Context: an optimization exercise on an open-source flow, tuned for small area, a short achievable clock period and few clock cycles. The choices shown serve that exercise and are no tape-out recipe.
Function was checked by simulation only, so behaviour that the tests miss may differ from the original.
Some runs may be left out. An edit can pass the tests and still lose a function that they never use.

==> flow/design.v, too long to show whole: its modules and the start of the top module <==
// module mulpass: 4561 lines
// module KGP_RISC: 294 lines
module KGP_RISC(
        input clk,
        input reset,
        output [7:0] imem_addr,
        input [31:0] imem_data,
        output [7:0] dmem_addr,
        output [31:0] dmem_wdata,
        output dmem_we,
        input [31:0] dmem_rdata,
        output halted,
        output [15:0] routa
    );
  // ...
==> flow/flow/run.sh <==
#!/bin/bash
set -euo pipefail
export SETUP_SLACK_MARGIN=31
export TNS_END_PERCENT=100
export BUFFER_PORTS_ARGS="-buffer_cell sky130_fd_sc_hd__buf_4"
bash standard.sh > standard.log 2>&1
==> flow/standard.sh <==
#!/bin/bash
# synth_recipe.tcl (not shown) runs the flow's synth.tcl, then flattens the netlist and writes it again
# the make line also repeats each setting of config.mk as NAME=value (left out here)
make -C /OpenROAD-flow-scripts/flow DESIGN_CONFIG=/design/flow/config.mk WORK_HOME=/design/flow/orfs CLKGATE_MAP_FILE= SYNTH_SCRIPT=/design/flow/synth_recipe.tcl "${@:-finish}"
==> flow/config.mk <==
export PLATFORM = sky130hd
export DESIGN_NAME = KGP_RISC
export DESIGN_NICKNAME = KGP_RISC
export VERILOG_FILES = /design/flow/design.v
export SDC_FILE = /design/flow/constraint.sdc
export NUM_CORES = 4
export LEC_CHECK = 0
export CAP_MARGIN = 20
export CORE_MARGIN = 2
export CORE_UTILIZATION = 30
export PLACE_DENSITY = 0.5
export SLEW_MARGIN = 20
==> flow/constraint.sdc <==
create_clock -name core_clock -period 40.0 [get_ports {clk}]
set_input_delay 8.0000 -clock core_clock [delete_from_list [all_inputs] [get_ports {clk}]]
set_output_delay 8.0000 -clock core_clock [all_outputs]
set_load 0.01 [all_outputs]
Figure 1. Port wiring (run 1).
Scale bar: 200 um.
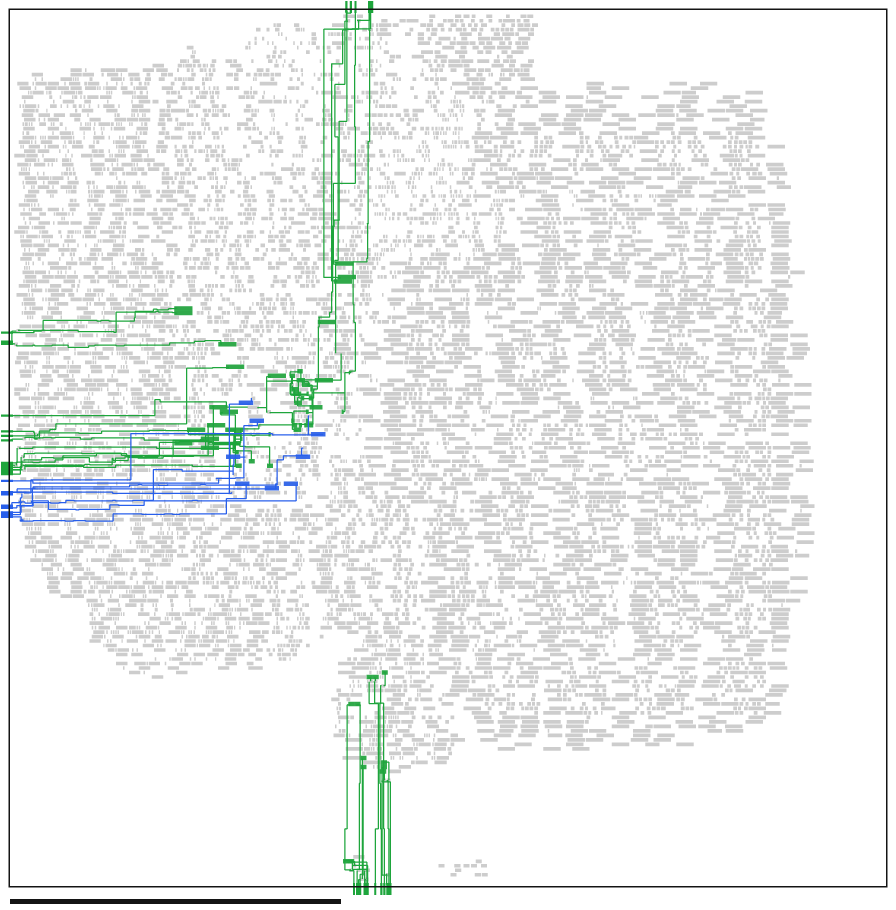
legend:
  imem_addr:
    colour: blue
    bits: 8
    direction: output
    edge: west
    end_cells: 8
    buffers: 8
    wire: 1590 um
  imem_data:
    colour: green
    bits: 32
    direction: input
    edge: 13 west, 13 south, 6 north
    end_cells: 64
    buffers: 35
    wire: 4910 um

Figure 2. Path with the least slack (run 1).
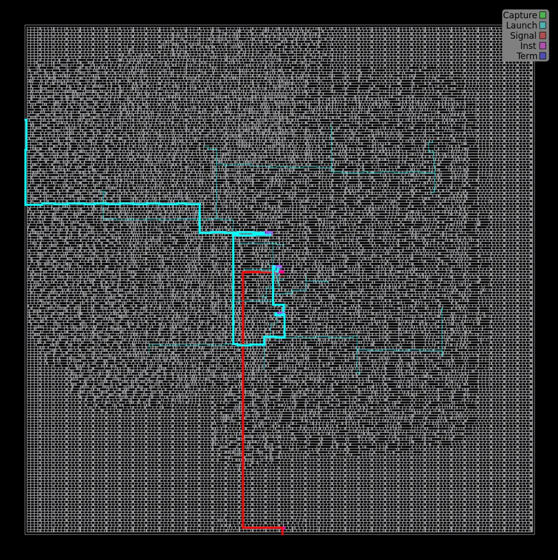
utilization after layout: 0.3507
final worst path period need: 9.497 ns
Sum Neg Setup Slack: 0 ns
Final WS setup: 30.50 ns
non-filler instance count after layout: 11494

Figure 3. Floorplan with the power grid (run 1).
Scale bar: 200 um. Pins as bars on the die edge. Tap cells in grey.
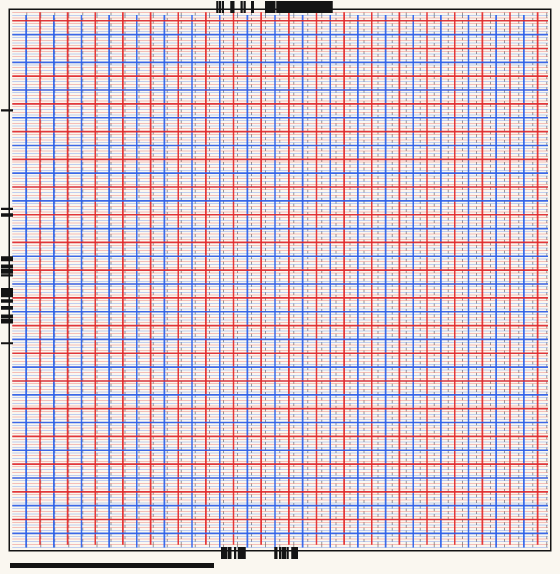
legend:
  VDD:
    colour: red
  VSS:
    colour: blue
met4 straps: 38
rows: 193

==> impl_metrics.ini, run 1 <==
[status]
outcome = complete, no violations

[logic_synthesis]
synth_area_leaders = edfxtp_1 38%, fa_1 13%, a22oi_1 10%
yosysSeqAreaShare = 0.4741
ys_ff_latch = 1436
synthCells = 7397
synth_xor_area_frac = 0.01656
syn_area_um2 = 83030
synth_top_family_by_area = compound AO/OA/AOI/OAI gates
synth-async-reset-ratio = 0
synthAdderAreaFrac = 0.1592
netlist_top_cells_count = 1107 x a22oi_1, 1061 x edfxtp_1, 804 x nand2_1, 542 x fa_1, 486 x inv_1
synth-compound-area-share = 0.1666
synth-simple-area-share = 0.1143
yosys_warnings = 1

[setup_path]
start_kind = flip-flop
cpLargestDelayFamily = flip-flops
cp.depth = 1
end_kind = primary output
arrival_ns = 1.50
reg2reg_slack_ns = 31.02
path_buf_inv = 1
reg2reg_depth = 26

[timing]
tightest_slew_ns = 1.390
timing.fmax_ghz = 0.1053
setup-violations-final = 0

[drt]
drtIter0Drc = 13278
ant_nets = 0
drt_wl_total_um = 458000

[placement]
place.gp.congestion = 0.9899
hpwlAfterDp_um = 294600

[min_path]
hold_depth = 2
hp-class = reg2reg

[floorplan]
die_w_um = 530.1
design.core.area_um2 = 276000
io_pins = 132
num_rows = 193
start_util = 0.3008

[global_routing]
antenna_found_initial = 42
top_usage_layer = met2
grt_use_met3 = 0.1270
grt_max_degree = 81

[cells_and_area]
drive_gt1_frac = 0.1533
layout.nets = 8403

[clocking]
clkLatencyLatePin_ns = 0.92
Testbench counts for the RTL of run 1, summed over its fixed seeds: cycles 40,628.
## run 1: cell type report
cell class,count,area [um^2]
multi-input combinational,5027,40910
inverter,488,1873
tap,3705,4636
sequential,1436,39600
clock inverter,98,1236
timing repair buffer,483,3954
fill,27342,179200
antenna,41,102.6
clock buffer,210,4441
timing repair inverter,6,37.54
## run 1: layer usage
| metal | wire length (um) | part of all wire | vias up |
|---|---|---|---|
| li1 | - | - | 27925 |
| met2 | 190900 | 0.42 | 7082 |
| met1 | 157100 | 0.34 | 36885 |
| met4 | 43030 | 0.094 | 28 |
| met3 | 66500 | 0.15 | 2032 |
| met5 | 539 | 0.0012 | - |
## run 1: what timing repair did
action / 4_1_cts / 5_1_grt
gates resized for setup: 175 / 49
pin swaps: 7 / 17
hold buffers: 0 / 0
gates cloned: 2 / 4
setup endpoints to repair: 221 / 230
setup buffers: 15 / 10
Figure 4. Cell area per tile (run 1).
Scale bar: 200 um. 27 x 27 tiles, from dark blue (low) to red (high), 0 to 100% covered.
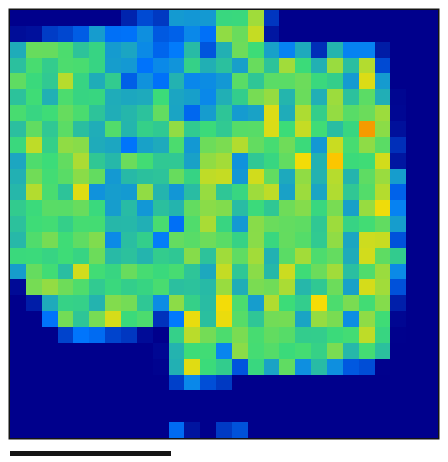

==> run 1 -> run 2 <==
--- a/flow/config.mk
+++ b/flow/config.mk
@@ -9,4 +9,6 @@
 export CORE_MARGIN = 2
 export CORE_UTILIZATION = 30
+export CTS_CLUSTER_DIAMETER = 60
+export CTS_CLUSTER_SIZE = 20
 export PLACE_DENSITY = 0.5
 export SLEW_MARGIN = 20
Figure 5. Cell area per tile (run 2).
Scale bar: 200 um. 27 x 27 tiles, from dark blue (low) to red (high), 0 to 100% covered.
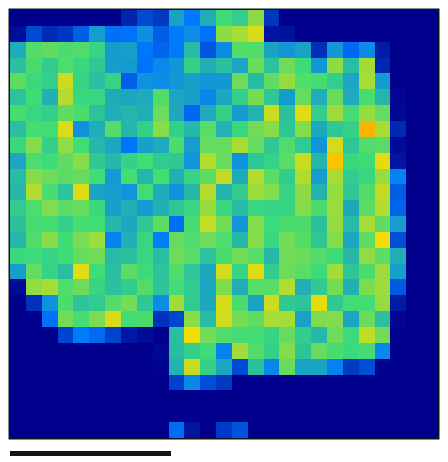
mean over tiles: 32%
nearly empty tiles: 28%
emptiest ninth of the die: south-west
tiles over 75% full: 0.30%
fullest tile: 79%
utilization after layout: 0.3465
Initial Util: 0.3008
core area: 276000 um^2

Figure 6. Port wiring (run 2).
Scale bar: 200 um.
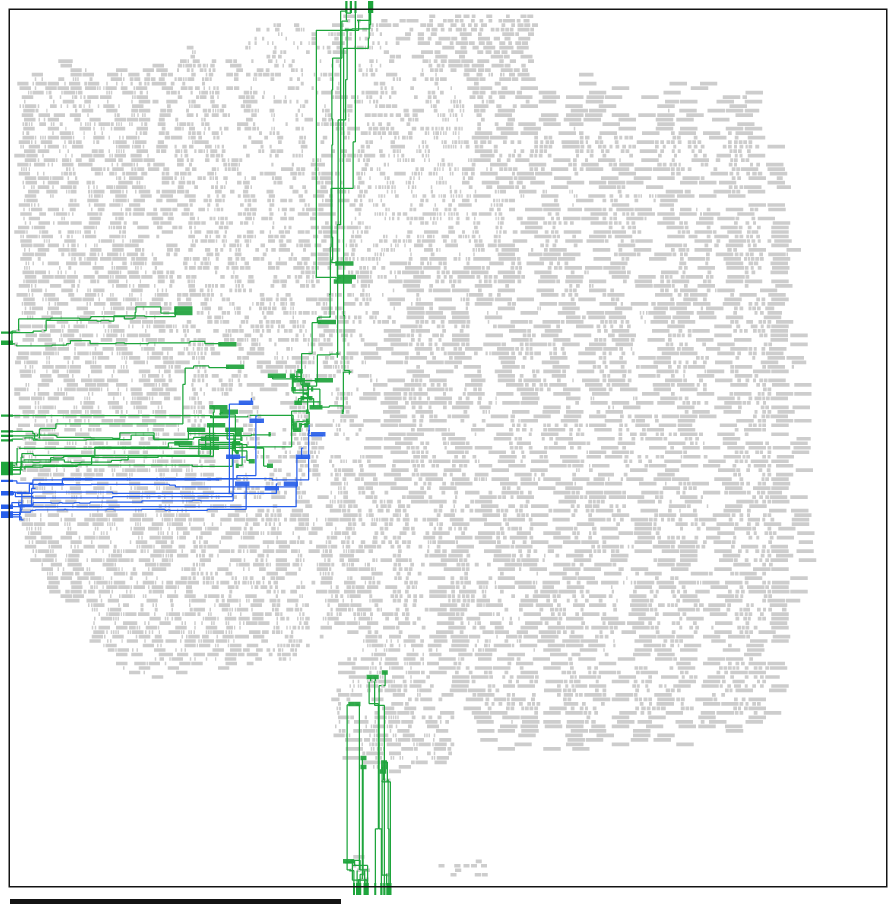
legend:
  imem_data:
    colour: green
    bits: 32
    direction: input
    edge: 13 west, 13 south, 6 north
    end_cells: 64
    buffers: 32
    wire: 4890 um
  imem_addr:
    colour: blue
    bits: 8
    direction: output
    edge: west
    end_cells: 8
    buffers: 8
    wire: 1590 um
IO buf count: 131
I/O Pins: 132

==> run 2 against run 1 <==
Compared with the run above:
- utilization is 0.42 points lower
- worst setup slack worse by 0.0089 ns
- first-iteration DRC count grew 0.97%
- sequential share of layout area up 0.49 points
- final cell count decreased by 0.71%
- synthesized area unchanged
- hold slack worse by 0.0080 ns
- critical endpoint is now routa[5]
- die area stayed put
- synthesized cell count stayed put
- routed wire length fell by 0.36%
- maximum frequency about the same
- still clean
==> impl_metrics.ini, run 2 <==
[status]
outcome = complete, no violations

[global_routing]
top_usage_layer = met2
antenna_found_initial = 46
grt_use_met3 = 0.1277

[logic_synthesis]
synth-async-reset-ratio = 0
synth_top_family_by_area = compound AO/OA/AOI/OAI gates
synthCells = 7397
yosys_warnings = 1
synth-simple-area-share = 0.1143
ys_ff_latch = 1436
synth_area_leaders = edfxtp_1 38%, fa_1 13%, a22oi_1 10%
yosysSeqAreaShare = 0.4741
synth-compound-area-share = 0.1666
netlist_top_cells_count = 1107 x a22oi_1, 1061 x edfxtp_1, 804 x nand2_1, 542 x fa_1, 486 x inv_1

[drt]
top_layer_used = met5
drt_wl_total_um = 456400
met1_length_um = 157300
wl_met2_um = 190600
met3_length_um = 66280
ant_nets = 0
drtIter0Drc = 13407

[floorplan]
die_w_um = 530.1
num_rows = 193

[placement]
hpwlAfterDp_um = 294600
place.gp.congestion = 0.9899

[cells_and_area]
fin_cells = 11412
layout.nets = 8369
drive_gt1_frac = 0.1503

[timing]
setup_ws_ns = 30.49
fin_setup_tns_ns = 0
setup-violations-final = 0
layout_min_cycle_time_ns = 9.506

[setup_path]
arrival_ns = 1.51
end_kind = primary output
path_buf_inv = 1
start_kind = flip-flop
required_ns = 32.00
reg2reg_slack_ns = 30.98
cp.depth = 1
cpLargestDelayFamily = flip-flops

[min_path]
hp-class = reg2reg

[clocking]
clkLatencyLatePin_ns = 0.88
## run 2: final cells by class
cell class	count	area [um^2]
Multi-Input combinational cell	5027	40880
Clock buffer	149	3493
Tap cell	3705	4636
Timing Repair Buffer	479	3902
Clock inverter	94	1145
Antenna cell	28	70.07
Inverter	488	1873
Timing Repair inverter	6	37.54
Sequential cell	1436	39600
Fill cell	27420	180400
## run 2: repair_timing
action,CTS,global route
hold buffers,0,0
pin swaps,7,11
setup endpoints to repair,198,275
gates cloned,1,5
hold endpoints to repair,0,0
gates resized for setup,172,47
buffers inserted,17,5
## run 2: cell families after synthesis
family / count (synthesis)
mux: 198
flops: 1436
xor+xnor: 157
compound gates: 1955
fa+ha+maj: 731
buf+inv: 934
simple gates: 1986
Figure 7. Metal 2 (run 2).
Cells faint in the background.
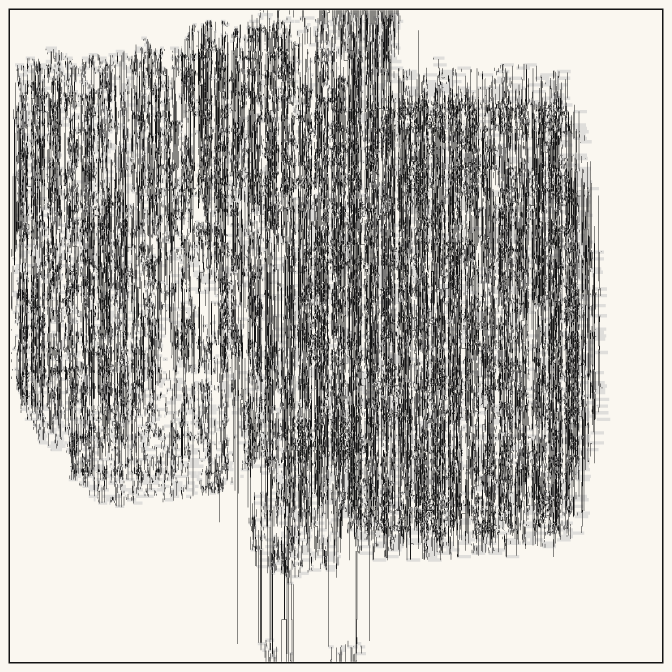

## Run 3: large edit since run 2, in outline
flow/design.v: 4856 -> 3464 lines; modules unchanged: 0
  mulpass: edited, 4561 -> 3159 lines
  KGP_RISC: edited, 294 -> 304 lines
==> module KGP_RISC as of run 3 <==
module KGP_RISC(
        input clk,
        input reset,
        output [7:0] imem_addr,
        input [31:0] imem_data,
        output [7:0] dmem_addr,
        output [31:0] dmem_wdata,
        output dmem_we,
        input [31:0] dmem_rdata,
        output halted,
        output [15:0] routa
    );
reg  [7:0]  pc;
reg  [31:0] ir;
reg  [7:0]  link;        
reg         cf, zf, sf, vf;
reg         w_we;        
reg  [4:0]  w_addr;
reg         w_ld;        
reg  [31:0] m_data;      
reg         mp2;         
reg         mp3;         
reg         mw;          
reg  [63:0] p_s, p_c;    
reg  [32:0] ma_r;        
reg  [21:0] mb_hi;       
reg  [21:0] plo;         
reg         st;          
reg  [7:0]  m_addr;
reg  [31:0] wdo;         
reg         hlt;         
reg  [15:0] ra7;         
reg  [1023:0] rf;        
reg  [31:0]   rv;        
reg  [31:0]   sa, sb;    
wire [2:0] op    = ir[31:29];
wire [4:0] ra    = ir[28:24];
wire [4:0] rb    = ir[23:19];
wire [4:0] shamt = ir[18:14];
wire [3:0] f     = ir[13:10];
wire [1:0] fi    = ir[1:0];
wire op_r  = (op == 3'd0);
wire op_i  = (op == 3'd1);
wire op_m  = (op == 3'd2);
wire op_b  = (op == 3'd3);
wire op_j  = (op == 3'd4);
wire is_ld = op_m & ~ir[0];
wire is_st = op_m & ir[0];
wire is_call = op_b & (ir[3:0] == 4'd9);
wire is_mul  = op_r & (f[3:1] == 3'b101);
wire is_add  = (op_r & (f == 4'd3)) | (op_i & (fi == 2'd0));
wire is_neg  = (op_r & (f == 4'd2)) | (op_i & (fi == 2'd1));
wire is_sh   = op_r & ((f[3:2] == 2'b01) | (f[3:1] == 3'b100));
wire is_xor  = op_r & (f == 4'd0);
wire is_and  = op_r & (f == 4'd1);
wire set_fl  = (op_r & ~(f[3] & f[2])) | (op_i & ~fi[1]);
wire use_a = (op_r & (f != 4'd2) & ~(f[3] & f[2])) | (op_i & (fi == 2'd0)) | op_m | op_j;
wire use_b = op_r & ~(f == 4'd4 | f == 4'd5 | f == 4'd8 | (f[3] & f[2]));
reg [31:0] rfa, rfb;
integer i;
always @(*) begin
    rfa = 32'b0;
    rfb = 32'b0;
    for (i = 0; i < 32; i = i + 1) begin
        rfa = rfa | ({32{sa[i]}} & rf[32*i +: 32]);
        rfb = rfb | ({32{sb[i]}} & rf[32*i +: 32]);
    end
end
wire va = |(sa & rv);
wire vb = |(sb & rv);
wire fa_w = w_we & (w_addr == ra);
wire fb_w = w_we & (w_addr == rb);
wire [31:0] A = fa_w ? m_data : (rfa & {32{va}});
wire [31:0] B = fb_w ? m_data : (rfb & {32{vb}});
wire a_hl = (ra == 5'd19) | (ra == 5'd20);
wire b_hl = (rb == 5'd19) | (rb == 5'd20);
wire stall = (w_we & w_ld & ((fa_w & use_a) | (fb_w & use_b)))
           | ((mp2 | mp3 | mw) & ((a_hl & use_a) | (b_hl & (use_b | is_st))))
           | ((mp2 | mp3) & is_mul)
           | (mp2 & (((((op_r & ~is_mul) | op_i) & a_hl)) | (is_ld & b_hl)));
wire [31:0] imm = {{10{ir[23]}}, ir[23:2]};
wire [31:0] opb = op_i ? imm : B;
wire [31:0] add_a = is_neg ? 32'b0 : A;
wire [31:0] add_b = is_neg ? ~opb : opb;
wire [33:0] sum34 = {1'b0, add_a, 1'b1} + {1'b0, add_b, is_neg};
wire [31:0] sum = sum34[32:1];
wire        cout = sum34[33];
wire        ovf = (A[31] == opb[31]) & (sum[31] != A[31]);
wire [31:0] add_p = add_a ^ add_b;
wire [31:0] add_k = {add_a[30:0] | add_b[30:0], is_neg};
wire        sum_zero = ((add_p ^ add_k) == 32'b0);
wire [4:0] amt = (f == 4'd4 | f == 4'd5 | f == 4'd8) ? shamt : B[4:0];
wire sh_left = (f == 4'd4) | (f == 4'd6);
wire sh_fill = f[3] & A[31];
reg  [31:0] a_rev, sr_rev;
wire [31:0] sin = sh_left ? a_rev : A;
wire [31:0] sr1  = amt[0] ? {sh_fill, sin[31:1]}        : sin;
wire [31:0] sr2  = amt[1] ? {{2{sh_fill}}, sr1[31:2]}   : sr1;
wire [31:0] sr4  = amt[2] ? {{4{sh_fill}}, sr2[31:4]}   : sr2;
wire [31:0] sr8  = amt[3] ? {{8{sh_fill}}, sr4[31:8]}   : sr4;
wire [31:0] sr   = amt[4] ? {{16{sh_fill}}, sr8[31:16]} : sr8;
always @(*) begin
    for (i = 0; i < 32; i = i + 1) begin
        a_rev[i] = A[31-i];
        sr_rev[i] = sr[31-i];
    end
end
wire [31:0] shres = sh_left ? sr_rev : sr;
wire msgn = f[0];
wire [32:0] ma = {msgn & A[31], A};
wire [32:0] mb = {msgn & B[31], B};
wire        mpx  = mp2 | mp3;
wire [11:0] lo12 = {1'b0, p_s[10:0]} + {1'b0, p_c[10:0]};
wire [32:0] t_a  = mpx ? ma_r : ma;
wire [10:0] t_x  = mp3 ? mb_hi[21:11] : mp2 ? mb_hi[10:0] : mb[10:0];
wire [52:0] t_si = mpx ? p_s[63:11] : 53'b0;
wire [52:0] t_ci = mpx ? p_c[63:11] : 53'b0;
wire        t_cy = mpx & lo12[11];
wire [63:0] ms, mc;
mulpass MUL(t_a, t_x, mp3, t_si, t_ci, t_cy, ms, mc);
wire a_zero = (A == 32'b0);
wire b_zero = (B == 32'b0);
reg [31:0] lres;
always @(*) begin
    lres = 32'b0;
    if (is_xor) lres = A ^ B;
    if (is_and) lres = A & B;
    if (is_sh)  lres = shres;
end
wire [31:0] res = (is_add | is_neg) ? sum : lres;
wire z_new = is_mul ? (a_zero | b_zero) : (is_add | is_neg) ? sum_zero : (lres == 32'b0);
wire s_new = is_mul ? (msgn & ~a_zero & ~b_zero & (A[31] ^ B[31])) : res[31];
wire c_new = is_add & cout;
wire v_new = is_add & ovf;
wire fl_we = set_fl & ~stall;
wire cf_d = fl_we ? c_new : cf;
wire zf_d = fl_we ? z_new : zf;
wire sf_d = fl_we ? s_new : sf;
wire vf_d = fl_we ? v_new : vf;
wire [7:0] maddr = A[7:0] + ir[8:1];
wire st_fwd = w_we & w_ld & (w_addr == rb);
wire [31:0] st_data = st_fwd ? dmem_rdata : B;
wire e_we = (op_r & ~is_mul) | op_i | is_ld | is_call;
wire mul_go = is_mul & ~stall;
wire [4:0] e_waddr = is_ld ? rb : is_call ? 5'd31 : ra;
wire [31:0] e_data = is_call ? {24'b0, link} : res;
always @(posedge clk) begin
    if (reset) begin
        cf <= 1'b0; zf <= 1'b0; sf <= 1'b0; vf <= 1'b0;
    end else begin
        cf <= cf_d; zf <= zf_d; sf <= sf_d; vf <= vf_d;
    end
end
always @(posedge clk) begin
    if (reset) begin
        mp2 <= 1'b0;
        mp3 <= 1'b0;
        mw <= 1'b0;
    end else begin
        mp2 <= mul_go;
        mp3 <= mp2;
        mw <= mp3;
    end
    if (reset | stall) begin
        w_we <= 1'b0;
        st <= 1'b0;
    end else begin
        w_we <= e_we;
        st <= is_st;
    end
    w_addr <= e_waddr;
    w_ld <= is_ld;
    m_data <= e_data;
    wdo <= st_data;
    p_s <= ms;
    p_c <= mc;
    if (mul_go) begin
        ma_r <= ma;
        mb_hi <= mb[32:11];
    end
    if (mp2)
        plo[10:0] <= lo12[10:0];
    if (mp3)
        plo[21:11] <= lo12[10:0];
    m_addr <= maddr;
end
wire [63:0] prod = {p_s[41:0] + p_c[41:0], plo};
wire [31:0] wd = w_ld ? dmem_rdata : m_data;
genvar g;
generate
    for (g = 0; g < 32; g = g + 1) begin : wb
        if (g == 19) begin : hi
            always @(posedge clk)
                if (w_we & (w_addr == g)) rf[32*g +: 32] <= wd;
                else if (mw) rf[32*g +: 32] <= prod[63:32];
        end else if (g == 20) begin : lo
            always @(posedge clk)
                if (w_we & (w_addr == g)) rf[32*g +: 32] <= wd;
                else if (mw) rf[32*g +: 32] <= prod[31:0];
        end else begin : gen
            always @(posedge clk)
                if (w_we & (w_addr == g)) rf[32*g +: 32] <= wd;
        end
    end
endgenerate
always @(posedge clk) begin
    if (reset)
        ra7 <= 16'b0;
    else if (w_we & (w_addr == 5'd7))
        ra7 <= wd[15:0];
end
always @(posedge clk) begin
    if (reset)
        rv <= 32'b0;
    else begin
        if (w_we) rv[w_addr] <= 1'b1;
        if (mw) begin
            rv[19] <= 1'b1;
            rv[20] <= 1'b1;
        end
    end
end
wire [2:0] fop = imem_data[31:29];
wire [3:0] ff  = imem_data[3:0];
wire f_br  = (fop == 3'd3);
wire f_ret = f_br & (ff == 4'd10);
reg  taken;
always @(*) begin
    case (ff)
        4'd0: taken = 1'b1;
        4'd1: taken = zf_d;
        4'd2: taken = ~zf_d;
        4'd3: taken = cf_d;
        4'd4: taken = ~cf_d;
        4'd5: taken = sf_d;
        4'd6: taken = ~sf_d;
        4'd7: taken = vf_d;
        4'd8: taken = ~vf_d;
        4'd9: taken = 1'b1;
        default: taken = 1'b0;
    endcase
end
wire [7:0] r31 = rv[31] ? rf[32*31 +: 8] : 8'b0;
wire r31_busy = (e_we & (e_waddr == 5'd31)) | (w_we & (w_addr == 5'd31));
wire at_halt = (pc == 8'hFF);
wire [7:0] pc1 = pc + 8'd1;
reg  [7:0]  pc_d;
reg  [31:0] ir_d;
reg         pcff_d;      
always @(*) begin
    pc_d = pc;
    ir_d = ir;
    pcff_d = at_halt;
    if (!stall) begin
        ir_d = imem_data;
        if (op_j | at_halt)
            ir_d[31:29] = 3'b111;
        if (op_j) begin
            pc_d = A[7:0];
            pcff_d = (A[7:0] == 8'hFF);
        end else if (at_halt) begin
            pc_d = pc;
            pcff_d = 1'b1;
        end else if (f_ret) begin
            pc_d = r31_busy ? pc : r31;
            pcff_d = ~r31_busy & (r31 == 8'hFF);
        end else if (f_br & taken) begin
            pc_d = imem_data[11:4];
            pcff_d = (imem_data[11:4] == 8'hFF);
        end else begin
            pc_d = pc1;
            pcff_d = (pc == 8'hFE);
        end
    end
end
always @(posedge clk) begin
    if (reset) begin
        pc <= 8'b0;
        ir[31:29] <= 3'b111;
    end else begin
        pc <= pc_d;
        ir <= ir_d;
    end
    for (i = 0; i < 32; i = i + 1) begin
        sa[i] <= (ir_d[28:24] == i);
        sb[i] <= (ir_d[23:19] == i);
    end
    if (!stall)
        link <= pc1;
end
assign imem_addr = pc;
assign dmem_addr = m_addr;
assign dmem_wdata = wdo;
assign dmem_we = st;
wire [2:0] op_d = ir_d[31:29];
wire e_eff_d = ((op_d == 3'd2) & (ir_d[0] | (ir_d[23:19] == 5'd7)))
             | (op_d == 3'd4)
             | (((op_d == 3'd0) | (op_d == 3'd1)) & (ir_d[28:24] == 5'd7));
wire m_eff_d = ~stall & (is_st | (e_we & (e_waddr == 5'd7)));
always @(posedge clk)
    hlt <= ~reset & pcff_d & ~e_eff_d & ~m_eff_d;
assign halted = hlt;
assign routa = ra7;
endmodule
Figure 8. Metal 2 (run 3).
Cells faint in the background.
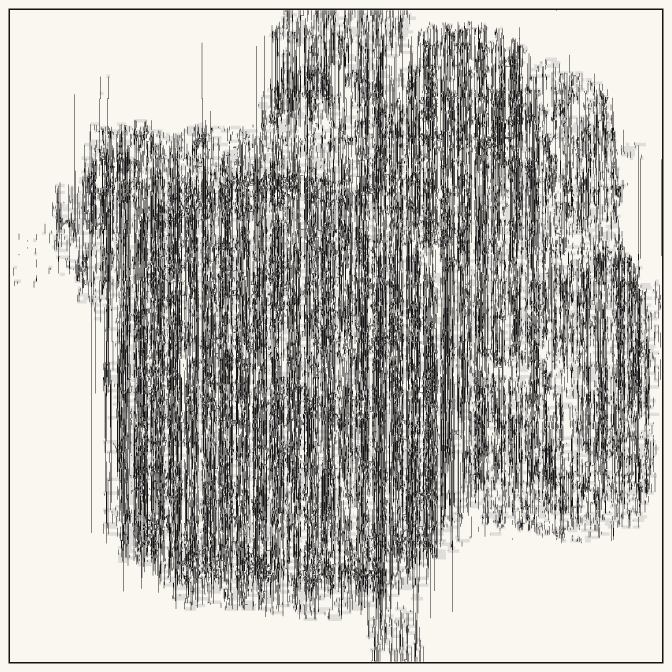
wire length on this layer: 184 mm
main direction: vertical
nets with wire on the layer: 6685

==> run 3 against run 2 <==
Compared with the run above:
- largest cell class is now flip-flops and latches
- maximum frequency is 1.0% higher
- flip-flop and latch count is 4 higher
- critical endpoint is now routa[11]
- utilization is 0.13 points higher
==> impl_metrics.ini, run 3 <==
[drt]
drt_wl_total_um = 443300
ant_nets = 0
top_layer_used = met5
met3_length_um = 61970
met1_length_um = 160000

[setup_path]
cp.depth = 1
start_kind = flip-flop
required_ns = 32.00

[placement]
place.gp.congestion = 1.010

[clocking]
clkLatencyLatePin_ns = 0.87
cts_resized = 153
hold_buffers = 0
post_cts_buffers = 18

[min_path]
hp-class = reg2reg

[logic_synthesis]
yosysSeqAreaShare = 0.5050
ys_ff_latch = 1440
synth_area_leaders = edfxtp_1 43%, a22oi_1 9.7%, fa_1 9.2%
synthCells = 7062

[cells_and_area]
drive_gt1_frac = 0.1510

[global_routing]
antenna_found_initial = 23

[timing]
setup_ws_ns = 30.59
setup-violations-final = 0

[status]
outcome = complete, no violations
Testbench counts for the RTL of run 3, summed over its fixed seeds: cycles 41,705.
Figure 9. Clock routing (run 3).
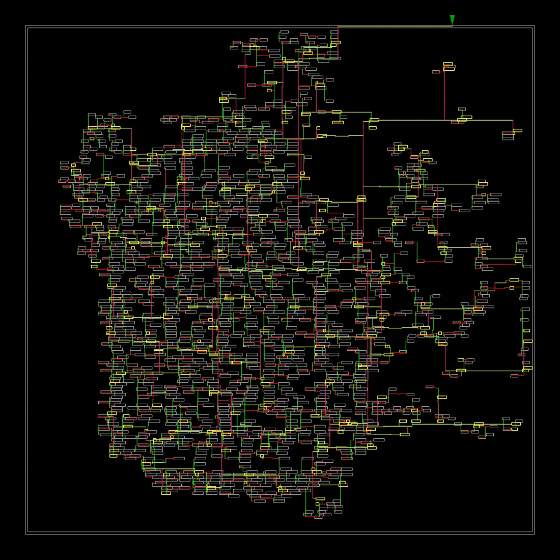
total CTS buffers: 141
CTS Sinks: 1440

==> run 3: changes by cell type after synthesis, sizes merged, moves of 33 or more <==
cell,change
dfxtp,-73
a22oi,-77
a31oi,-33
nor2b,+53
a211oi,+64
edfxtp,+77
o21ai,-67
fa,-177
nand2,-109
a22o,+48
clkbuf,+33
==> run 3: layout make-up <==
cell class	count	area (um^2)
fill	26156	172600
sequential	1440	40420
multi-input combinational	4694	36480
tap	3533	4420
timing repair buffer	477	3872
clock buffer	150	3626
inverter	466	1774
clock inverter	110	1349
antenna	25	62.56
timing repair inverter	3	17.52
==> run 3: cell families (layout without fill, tap and decap cells) <==
group / count (synthesis) / count (layout)
xor gates and xnor gates: 147 / 147
adders and majority gates: 551 / 551
AOI/OAI and AO/OA: 1943 / 1943
DFF: 1440 / 1440
muxes: 184 / 184
buffers and inverters: 928 / 1206
and+or+nand+nor: 1869 / 1869
other: 0 / 25
==> run 3: per-layer routing <==
metal | GRT usage | vias to the layer above
li1 | - | 26892
met4 | 0.2160 | 19
met3 | 0.1149 | 1687
met5 | 0.002845 | -
met2 | 0.4575 | 6354
met1 | 0.3934 | 35309

==> re-timing with driven ports <==
How much do the figures lean on ideal ports? The routed layouts below were timed once more, with nothing changed but the port constraints. Step 1 (the two cells are an assumption about what drives the block):
set clk [get_ports {clk}]
set_driving_cell -lib_cell sky130_fd_sc_hd__clkbuf_16 $clk
set_driving_cell -lib_cell sky130_fd_sc_hd__buf_2 [delete_from_list [all_inputs] $clk]
Step 2 moves the port delays by t, midway between the first and last clock arrival at a register: inputs arrive t later, outputs are due t later. That takes back most of the time a late clock gives input paths. Three values: ideal, step 1, step 2; two values: the first two.
run | t, ns | setup WS [ns] | hold WS [ns] | slew at the worst register clock pin (ns)
run 1 | 0.958 | 30.503 / 30.415 / 29.946 | 0.511 / 0.511 / 0.511 | 0.07 / 0.07
run 2 | 0.933 | 30.494 / 30.406 / 29.989 | 0.503 / 0.503 / 0.503 | 0.09 / 0.09
run 3 | 0.928 | 30.591 / 30.501 / 29.947 | 0.436 / 0.436 / 0.436 | 0.09 / 0.09
After both steps every run listed still meets setup and hold. The setup slack of run 3, which loses most, moves by -0.090 ns with the drivers and by -0.644 ns with both steps.
